This design comes from an exercise in tuning for small area on the open sky130 flow, not from production work.
At most, simulation tests tie the RTL to the original design; equivalence was not proved.
Some runs may be left out. An edit can pass the tests and still lose a function that they never use.
Only the layout flow was run in run 2; the RTL was not checked for function there.
Power and IR drop assume default switching activity.

Run 1, wires at chosen ports, followed through buffers:
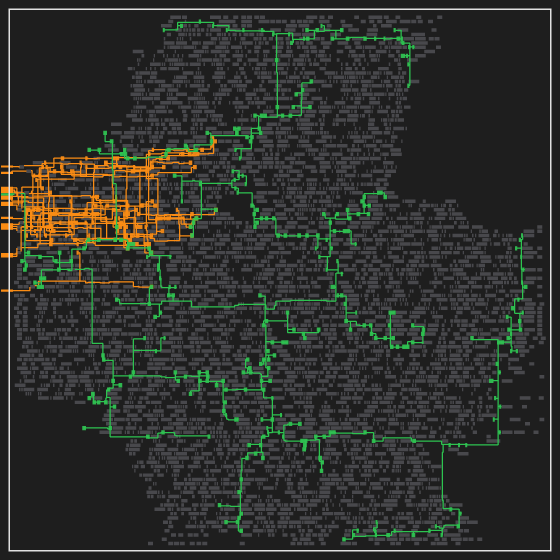
Run 1, finished layout with every layer on:
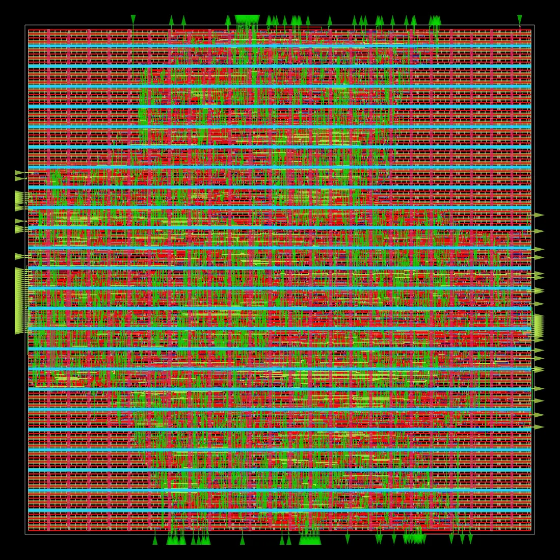
Run 1, met3 routing:
Bar = 100 um. Cells faint in the background.
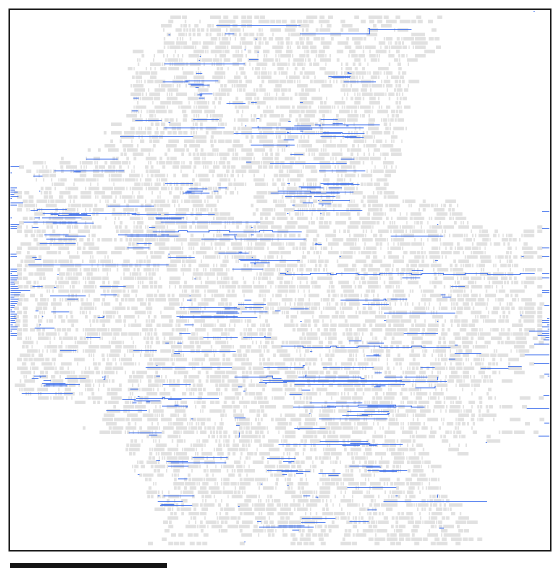
$ cat design.v
module pe #(
    parameter data_size = 16
    ) (
    input wire clk,
    input wire reset,
    input wire [data_size - 1 : 0] in_a,
    input wire [data_size - 1 : 0] in_b,
    input wire [data_size - 1 : 0] in_c,
    output reg [data_size - 1 : 0] out_a,
    output reg [data_size - 1 : 0] out_b,
    output reg [data_size - 1 : 0] out_c
    );
    always @(posedge clk) begin
        if (reset) begin
            out_a <= 0;
            out_b <= 0;
            out_c <= 0;
        end else begin
            out_c <= in_c + (in_a * in_b);
            out_a <= in_a;
            out_b <= in_b;
        end
    end
endmodule
module SisArrayMM #(
    parameter data_size = 16,
    parameter grid_size = 3
    ) (
    input  wire clk,
    input  wire reset,
    input  wire [data_size - 1 : 0] a1,
    input  wire [data_size - 1 : 0] a2,
    input  wire [data_size - 1 : 0] a3,
    input  wire [data_size - 1 : 0] b1,
    input  wire [data_size - 1 : 0] b2,
    input  wire [data_size - 1 : 0] b3,
    output wire [data_size - 1 : 0] c13,
    output wire [data_size - 1 : 0] c23,
    output wire [data_size - 1 : 0] c31,
    output wire [data_size - 1 : 0] c32,
    output wire [data_size - 1 : 0] c33
    );
    wire [data_size - 1 : 0] a_in [grid_size : 0] [grid_size : 0];
    wire [data_size - 1 : 0] b_in [grid_size : 0] [grid_size : 0];
    wire [data_size - 1 : 0] c_in [grid_size : 0] [grid_size : 0];
    wire [data_size - 1 : 0] a_out [grid_size : 0] [grid_size : 0];
    wire [data_size - 1 : 0] b_out [grid_size : 0] [grid_size : 0];
    wire [data_size - 1 : 0] c_out [grid_size : 0] [grid_size : 0];
    assign a_in [1][1] = a_out [1 - 1][1 - 0]  ;
    assign b_in [1][1] = b_out [1 - 0][1 - 1]  ;
    assign c_in [1][1] = c_out [1 - 1][1 - 1]  ;
    assign a_in [1][2] = a_out [1 - 1][2 - 0]  ;
    assign b_in [1][2] = b_out [1 - 0][2 - 1];
    assign c_in [1][2] = c_out [1 - 1][2 - 1]  ;
    assign a_in [1][3] = a_out [1 - 1][3 - 0]  ;
    assign b_in [1][3] = b_out [1 - 0][3 - 1];
    assign c_in [1][3] = c_out [1 - 1][3 - 1]  ;
    assign a_in [2][1] = a_out [2 - 1][1 - 0];
    assign b_in [2][1] = b_out [2 - 0][1 - 1]  ;
    assign c_in [2][1] = c_out [2 - 1][1 - 1]  ;
    assign a_in [2][2] = a_out [2 - 1][2 - 0];
    assign b_in [2][2] = b_out [2 - 0][2 - 1];
    assign c_in [2][2] = c_out [2 - 1][2 - 1];
    assign a_in [2][3] = a_out [2 - 1][3 - 0];
    assign b_in [2][3] = b_out [2 - 0][3 - 1];
    assign c_in [2][3] = c_out [2 - 1][3 - 1];
    assign a_in [3][1] = a_out [3 - 1][1 - 0];
    assign b_in [3][1] = b_out [3 - 0][1 - 1]  ;
    assign c_in [3][1] = c_out [3 - 1][1 - 1]  ;
    assign a_in [3][2] = a_out [3 - 1][2 - 0];
    assign b_in [3][2] = b_out [3 - 0][2 - 1];
    assign c_in [3][2] = c_out [3 - 1][2 - 1];
    assign a_in [3][3] = a_out [3 - 1][3 - 0];
    assign b_in [3][3] = b_out [3 - 0][3 - 1];
    assign c_in [3][3] = c_out [3 - 1][3 - 1];
    assign a_out [1 - 1][1 - 0] = a1;
    assign a_out [1 - 1][2 - 0] = a2;
    assign a_out [1 - 1][3 - 0] = a3;
    assign b_out [1 - 0][1 - 1] = b1;
    assign b_out [2 - 0][1 - 1] = b2;
    assign b_out [3 - 0][1 - 1] = b3;
    assign c_out [1 - 1][1 - 1] = 0;
    assign c_out [1 - 1][2 - 1] = 0;
    assign c_out [1 - 1][3 - 1] = 0;
    assign c_out [2 - 1][1 - 1] = 0;
    assign c_out [3 - 1][1 - 1] = 0;
    assign c13 = c_out [1][3];
    assign c23 = c_out [2][3];
    assign c31 = c_out [3][1];
    assign c32 = c_out [3][2];
    assign c33 = c_out [3][3];
    pe pe11 (   .clk(clk),
                .reset(reset),
                .in_a(a_in [1][1]),
                .in_b(b_in [1][1]),
                .in_c(c_in [1][1]),
                .out_a(a_out [1][1]),
                .out_b(b_out [1][1]),
                .out_c(c_out [1][1])
            );
    pe pe12 (   .clk(clk),
                .reset(reset),
                .in_a(a_in [1][2]),
                .in_b(b_in [1][2]),
                .in_c(c_in [1][2]),
                .out_a(a_out [1][2]),
                .out_b(b_out [1][2]),
                .out_c(c_out [1][2])
            );
    pe pe13 (   .clk(clk),
                .reset(reset),
                .in_a(a_in [1][3]),
                .in_b(b_in [1][3]),
                .in_c(c_in [1][3]),
                .out_a(a_out [1][3]),
                .out_b(b_out [1][3]),
                .out_c(c_out [1][3])
            );
    pe pe21 (   .clk(clk),
                .reset(reset),
                .in_a(a_in [2][1]),
                .in_b(b_in [2][1]),
                .in_c(c_in [2][1]),
                .out_a(a_out [2][1]),
                .out_b(b_out [2][1]),
                .out_c(c_out [2][1])
            );
    pe pe22 (   .clk(clk),
                .reset(reset),
                .in_a(a_in [2][2]),
                .in_b(b_in [2][2]),
                .in_c(c_in [2][2]),
                .out_a(a_out [2][2]),
                .out_b(b_out [2][2]),
                .out_c(c_out [2][2])
            );
    pe pe23 (   .clk(clk),
                .reset(reset),
                .in_a(a_in [2][3]),
                .in_b(b_in [2][3]),
                .in_c(c_in [2][3]),
                .out_a(a_out [2][3]),
                .out_b(b_out [2][3]),
                .out_c(c_out [2][3])
            );
    pe pe31 (   .clk(clk),
                .reset(reset),
                .in_a(a_in [3][1]),
                .in_b(b_in [3][1]),
                .in_c(c_in [3][1]),
                .out_a(a_out [3][1]),
                .out_b(b_out [3][1]),
                .out_c(c_out [3][1])
            );
    pe pe32 (   .clk(clk),
                .reset(reset),
                .in_a(a_in [3][2]),
                .in_b(b_in [3][2]),
                .in_c(c_in [3][2]),
                .out_a(a_out [3][2]),
                .out_b(b_out [3][2]),
                .out_c(c_out [3][2])
            );
    pe pe33 (   .clk(clk),
                .reset(reset),
                .in_a(a_in [3][3]),
                .in_b(b_in [3][3]),
                .in_c(c_in [3][3]),
                .out_a(a_out [3][3]),
                .out_b(b_out [3][3]),
                .out_c(c_out [3][3])
            );
endmodule
$ cat config.mk
export PLATFORM = sky130hd
export DESIGN_NAME = SisArrayMM
export DESIGN_NICKNAME = SisArrayMM
export VERILOG_FILES = /design/flow/design.v
export SDC_FILE = /design/flow/constraint.sdc
export NUM_CORES = 4
export LEC_CHECK = 0
export CAP_MARGIN = 20
export CORE_MARGIN = 2
export CORE_UTILIZATION = 40
export SLEW_MARGIN = 20
$ cat run.sh
#!/bin/bash
# synth_recipe.tcl (not shown) runs the flow's synth.tcl, then flattens the netlist and writes it again
# the make line also repeats each setting of config.mk as NAME=value (left out here)
make -C /OpenROAD-flow-scripts/flow DESIGN_CONFIG=/design/flow/config.mk WORK_HOME=/design/flow/orfs CLKGATE_MAP_FILE= SYNTH_SCRIPT=/design/flow/synth_recipe.tcl finish
$ cat constraint.sdc
create_clock -name core_clock -period 8.0 [get_ports {clk}]
set_input_delay 1.6000 -clock core_clock [delete_from_list [all_inputs] [get_ports {clk}]]
set_output_delay 1.6000 -clock core_clock [all_outputs]
set_load 0.01 [all_outputs]
==> flow_metrics.tcl, run 1 <==
set metrics [dict create \
    nMultiInputCombCells 3458 \
    design.seq.count 336 \
    timing.rr.start "pe22.out_b[2]" \
    cap_violations 0 \
    tns_ns 0 \
    peakVddDrop_mv 0.224 \
    critical_path.max_stage_delay_ns 0.75 \
    cp_max_fo 16 \
    post-cts-setup-buffers 0 \
    hold_path.class "register to register" \
    final_cell_mix "inv_1 (1,171), fa_1 (776), nand2_1 (727), and2_1 (524), ha_1 (453)" \
    grt_util_met1 0.275 \
    htree_levels 2 \
    status "finished clean" \
    pwr-share-seq 0.223 \
    hpwl_mm 88.7 \
    num_tap_cells 1512 \
    grt_pass1_vias 34200 \
    worstSkewPairLatency_ns 0.61 \
    switching_share 0.417 \
    min_path_cells 1 \
    min_to "pe21.out_a[15]" \
    finalClockSkew_ns 0.0217 \
    clock-root-buffer "clkbuf_16" \
    wl_met1_mm 52.5 \
    nClkBuffers 51 \
    holdWs_ns 0.498 \
    n_antenna_cell 0 \
    start_util 0.403 \
    finalWorstSetupSlack_ns 1.29 \
    cp_data_arrival_time_ns 7.17 \
    gp_congestion 0.876 \
    yosysWarningCount 2 \
    ys_async_sr_fraction 0 \
    total_power_mw 9.81 \
    finalNetCount 6528 \
    ys.flop_type "dfxtp_1" \
    fmax_mhz 149 \
    cts_hold_buf 0 \
    seq_area_mm2 0.00673 \
    period_share 0.838 \
    grt_pass1_wl_mm 184 \
    place_area_mm2 0.0491 \
    via_per_inst 4.70 \
    wl_met3_mm 5.41 \
    synth_top_area_frac 0.337 \
    crit_buf_inv 5 \
    drc 0 \
    min_from "pe11.out_a[15]" \
    synth_area_leaders "fa_1 (34%), dfxtp_1 (15%), ha_1 (12%)" \
    period_minus_slack_ns 6.71 \
    path_clk_slew_ns 0.06 \
    syn_inst 5145 \
    p_sw_mw 4.09 \
    comb-power_mw 5.53 \
    cp.depth 19 \
    crit_top_cell "fa_1" \
    finalInstanceArea_mm2 0.0507 \
    buffers 191 \
    grt_busiest_layer "met2" \
    power_frac_comb 0.564 \
    syn_nets 6472 \
    synth_most_common_cell "inv_1" \
    cts_tree "done" \
    buf_share 0.0374 \
    dp_slack_ns 0.701 \
    crit_end "pe31.out_c[14]" \
    worstSetupStartpoint "b3[1]" \
    crit_chain "clkdlybuf4s50_1 > and2_1 > fa_1 > inv_1 > fa_1 > fa_1 > fa_1 > inv_1 > fa_1 > inv_1 > fa_1 > inv_1 > ha_1 > nand2_1 > o21ai_0 > or4_1 > o22ai_1 > xor2_1 > nor2_1" \
    worst_slew_pin_slew_ns 0.873 \
    syn_to_final_growth_pct 10.0 \
    p_leak_nw 24.2 \
    cp_top_family "adder cells" \
    antenna_found_initial 0 \
    synth_area_mm2 0.0460 \
    p_clk_mw 2.10 \
    synth_commonest_cells "inv_1 (1,171), fa_1 (776), nand2_1 (727)" \
    cts_sinks 336 \
]
-- 'wires at chosen ports, followed through buffers' (at the start) --
orange -> `a2`  # bits 16, direction input, edge west, end cells 152, buffers 19, wire 2,980 um
green -> `reset`  # bits 1, direction input, edge west, end cells 331, buffers 3, wire 3,190 um
# port buffers: 177
IO Count: 178

-- 'finished layout with every layer on' (at the start) --
Layout Cells excl Fill: 6,746
Die ar.: 0.118 mm^2
Die W: 343 um

-- 'met3 routing' (at the start) --
main direction = horizontal
wire length on this layer = 5,410 um
total wire length: 112 mm
Vias: 31,700
GR met3 Demand/Resource: 0.0274

-- run 1: cell families after synthesis --
group,Yosys count,share of synthesized area
xor+xnor,342,0.0686
flops,336,0.146
simple gates,1661,0.179
compound gates,226,0.0346
fa+ha+maj,1229,0.461
buf+inv,1351,0.111
-- run 1: sequential cells by signal (all words and copies together) (netlist names) --
| register | cells |
|---|---|
| pe11.out_a | 16 |
| pe11.out_b | 16 |
| pe11.out_c | 16 |
| pe12.out_a | 16 |
| pe12.out_b | 16 |
| pe12.out_c | 16 |
| pe13.out_a | 16 |
| pe13.out_c | 16 |
| pe21.out_a | 16 |
| pe21.out_b | 16 |
| pe21.out_c | 16 |
| pe22.out_a | 16 |
| pe22.out_b | 16 |
| pe22.out_c | 16 |
| pe23.out_a | 16 |
| pe23.out_c | 16 |
| pe31.out_b | 16 |
| pe31.out_c | 16 |
| pe32.out_b | 16 |
| pe32.out_c | 16 |
| pe33.out_c | 16 |
--- run 2: outline of the changes from run 1 ---
design.v: 173 -> 3589 lines; modules unchanged: 0
  SisArrayMM: edited, 149 -> 3577 lines
  fa: new, 4 lines
  ha: new, 4 lines
  hai: new, 4 lines
  removed: pe
==> module ha as of run 2 <==
module ha (input wire a, input wire b, output wire s, output wire co);
    assign s = a ^ b;
    assign co = a & b;
endmodule
==> module hai as of run 2 <==
module hai (input wire a, input wire b, output wire s, output wire con);
    assign s = a ^ b;
    assign con = a | b;
endmodule
==> module fa as of run 2 <==
module fa (input wire a, input wire b, input wire c, output wire s, output wire co);
    assign s = a ^ b ^ c;
    assign co = (a & b) | (a & c) | (b & c);
endmodule
--- a/config.mk
+++ b/config.mk
@@ -10,2 +10,4 @@
 export CORE_UTILIZATION = 40
 export SLEW_MARGIN = 20
+export SYNTH_HIERARCHICAL = 1
+export SYNTH_MINIMUM_KEEP_SIZE = 0
==> flow_metrics.tcl, run 2 <==
set metrics [dict create \
    n_antenna_cell 0 \
    finalHoldViolations 0 \
    via_per_inst 5.34 \
    p_per_area_mw_per_mm2 408 \
    synth_area_per_cell_um2 10.2 \
    crit_end "q1[16]" \
    syn_to_final_growth_pct 21.2 \
    cap_violations 0 \
    worstSetupStartpoint "b2[7]" \
    p_leak_nw 15.4 \
    syn_nets 4241 \
    min_to "q2[1]" \
    portBuffers 177 \
    status "complete, but fails checks" \
    clock-root-buffer "clkbuf_16" \
    core_area_mm2 0.0804 \
    dp_slack_ns -1.21 \
    top_regs "p23: 18 flops, p32: 18 flops, q1: 17 flops" \
    cts_sinks 247 \
    end_kind "register" \
    nClkBuffers 40 \
    dr_wl_met2_mm 53.3 \
    p_sw_mw 7.09 \
    grt_busiest_layer "met2" \
    min_from "q1[1]" \
    nMultiInputCombCells 2516 \
    cp_top_family "adder cells" \
    grt_use_total 0.287 \
    finalNetCount 4568 \
    yosys.area.top_type "fa_1" \
    min_path_cells 1 \
    final_cell_mix "nand2_1 (1,214), fa_1 (776), buf_4 (270), dfxtp_1 (247), xnor2_1 (210)" \
    fmax_mhz 120 \
    violations "negative setup slack" \
    highest_layer "met5" \
    cp.depth 21 \
    period_share 1.04 \
    crit_buf_inv 2 \
    cts_tree "done" \
    buffers 517 \
    p_clk_mw 1.50 \
    path_clk_slew_ns 0.07 \
    fill_cells 7491 \
    clkCellAreaFrac 0.0272 \
    tns_ns -0.408 \
    firstDrtPassIters 6 \
    grt_util_met1 0.362 \
    die-area_mm2 0.0835 \
    cp.required_ns 8.49 \
    layout.cells.most_common "nand2_1" \
    start_util 0.404 \
    grt_max_degree 44 \
    seq_area_mm2 0.00494 \
    gp_congestion 1.06 \
    maxPowerGroup "combinational cells" \
    drc 0 \
    reg2reg_depth 23 \
    period_minus_slack_ns 8.33 \
    synth_top_area_frac 0.542 \
    ys.flop_type "dfxtp_1" \
    finalClockSkew_ns 0.0327 \
    p_int_mw 8.98 \
    io_pins 178 \
    r2r_setup_slack_ns 0.58 \
    setup_viol 3 \
    layoutNonFillerInstCount 4605 \
    grt_pass1_vias 26800 \
    num_tap_cells 1060 \
    ys_seq_area_frac 0.152 \
    seq-cell-share 0.126 \
    hpwl_mm 95.2 \
    grt_pass1_wl_mm 172 \
    finalWorstSetupSlack_ns -0.332 \
    pwr-share-seq 0.114 \
    design.seq.count 247 \
    antenna_found_initial 6 \
    wl_met3_mm 14.8 \
    slew_headroom 0.544 \
    peakVddDrop_mv 0.975 \
    ys_ff_latch 247 \
    wl_met1_mm 42.3 \
    holdWs_ns 0.355 \
    critical_path.max_stage_delay_ns 0.64 \
    synth_commonest_cells "nand2_1 (1,222), fa_1 (879), dfxtp_1 (247)" \
    comb-power_mw 12.7 \
    synth_most_common_cell "nand2_1" \
    syn_inst 3195 \
    worstSkewPairLatency_ns 0.62 \
    hold_path.class "register to register" \
    critPathKind "input pin to register" \
    yosysWarningCount 7 \
    crit_chain "clkdlybuf4s50_1 > buf_4 > nand2_1 > fa_1 > fa_1 > fa_1 > fa_1 > fa_1 > fa_1 > fa_2 > fa_2 > fa_2 > fa_2 > fa_2 > fa_2 > xnor2_2 > xnor2_2 > xnor2_1 > xnor2_1 > xnor2_1 > xnor2_1" \
    timing.rr.start "b1_2[1]" \
    cp_data_arrival_time_ns 8.82 \
    htree_levels 1 \
    power_frac_comb 0.792 \
    synth_area_leaders "fa_1 (54%), dfxtp_1 (15%), nand2_1 (14%)" \
    total_power_mw 16.1 \
    ys_async_sr_fraction 0 \
    cp_max_fo 9 \
    place_area_mm2 0.0376 \
    worst_slew_pin_slew_ns 0.682 \
    p_seq_mw 1.84 \
    synth_area_mm2 0.0325 \
    clock_path_buffers 3 \
    switching_share 0.441 \
    buf_share 0.128 \
]
[run 2: changes by cell type in the layout (fill, tap and decap cells not counted), sizes merged, moves of 103 or more]
| cell | previous run | this run |
|---|---|---|
| ha | 453 | 69 |
| and2 | 524 | 72 |
| nand2 | 729 | 1222 |
| fa | 776 | 879 |
| nor2b | 239 | 0 |
| inv | 1175 | 214 |
| buf | 15 | 344 |
| nor2 | 115 | 6 |
[run 2: modules after synthesis, one instance, submodules excluded]
module	flip-flops and latches	cell area (um^2)	cells inside	copies in the design
fa	0	20.0	1	879
hai	0	23.8	4	69
SisArrayMM	247	13200	2040	1
[run 2: cell families (layout without fill, tap and decap cells)]
| group | count (synthesis) | count (layout) | synth area share |
|---|---|---|---|
| adder cells (fa/ha/maj) | 948 | 948 | 0.568 |
| AND/OR/NAND/NOR | 1304 | 1304 | 0.156 |
| flip-flops | 247 | 247 | 0.152 |
| XOR/XNOR | 264 | 264 | 0.0718 |
| buffers and inverters | 432 | 782 | 0.0512 |
[run 2: timing repair]
item | CTS | global route
hold buffers | 0 | 0
pin swaps | 51 | 53
setup buffers | 14 | 14
gates resized for setup | 108 | 60
cloned | 2 | 1
setup endpoints to repair | 5 | 5
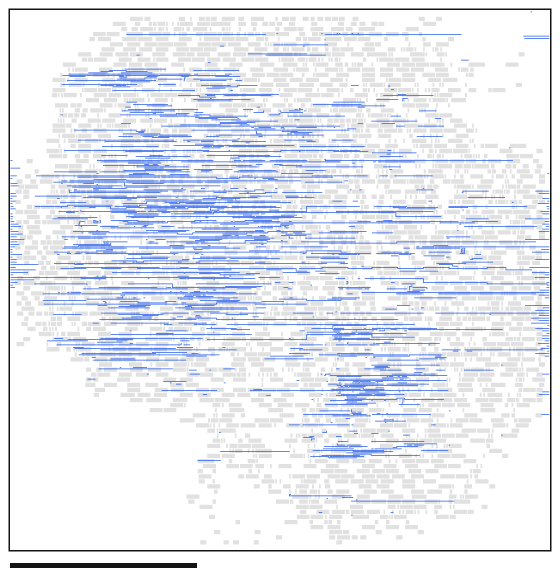
Run 2: met3 routing
Bar = 100 um. Cells faint in the background.
total wire length: 117 mm
Vias: 24,600
GR met3 Demand/Resource: 0.0921

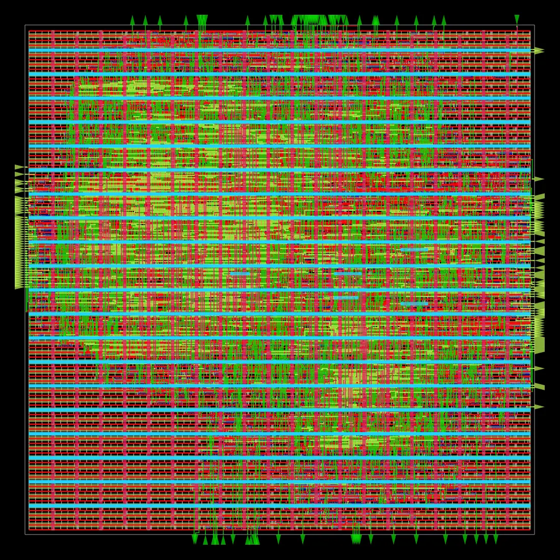
Run 2: finished layout with every layer on
Die Y: 289 um
row count: 104
Final Instance Area: 0.0394 mm^2
fin util: 0.489
Die W: 289 um

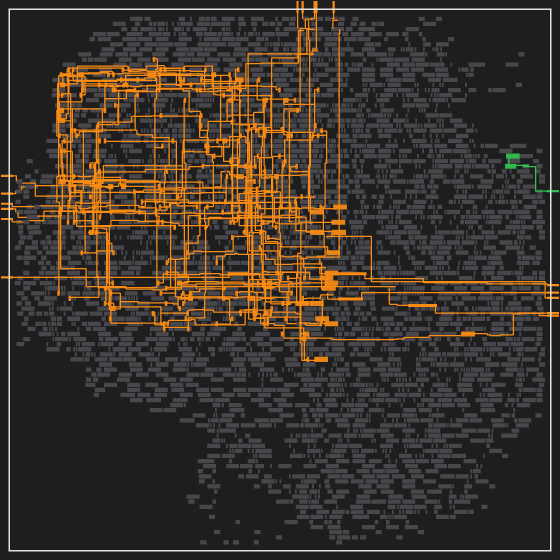
Run 2: wires at chosen ports, followed through buffers

-- what the ideal ports hide --
The results above use ideal ports. As a check the final layouts listed here were re-extracted and re-timed, cells and wires unchanged. Step 1 sets driving cells, clkbuf_16 on the clock port and buf_2 on the other inputs (assumed; they add their load-dependent delay and slew). Step 2 moves the port delays by t, midway between the first and last clock arrival at a register: inputs arrive t later, outputs are due t later. That takes back most of the time a late clock gives input paths. Three values: ideal, step 1, step 2; two values: the first two.
run	t (ns)	setup slack, ns	hold slack, ns	clock arrival spread, ns
run 1	0.665	1.294 / 1.337 / 0.672	0.498 / 0.498 / 0.498	0.027 / 0.028
run 2	0.670	-0.332 / -0.315 / -0.985	0.355 / 0.355 / 0.355	0.034 / 0.034
For run 2, which loses most, drivers alone change the setup slack by +0.017 ns; drivers and shift together by -0.653 ns.
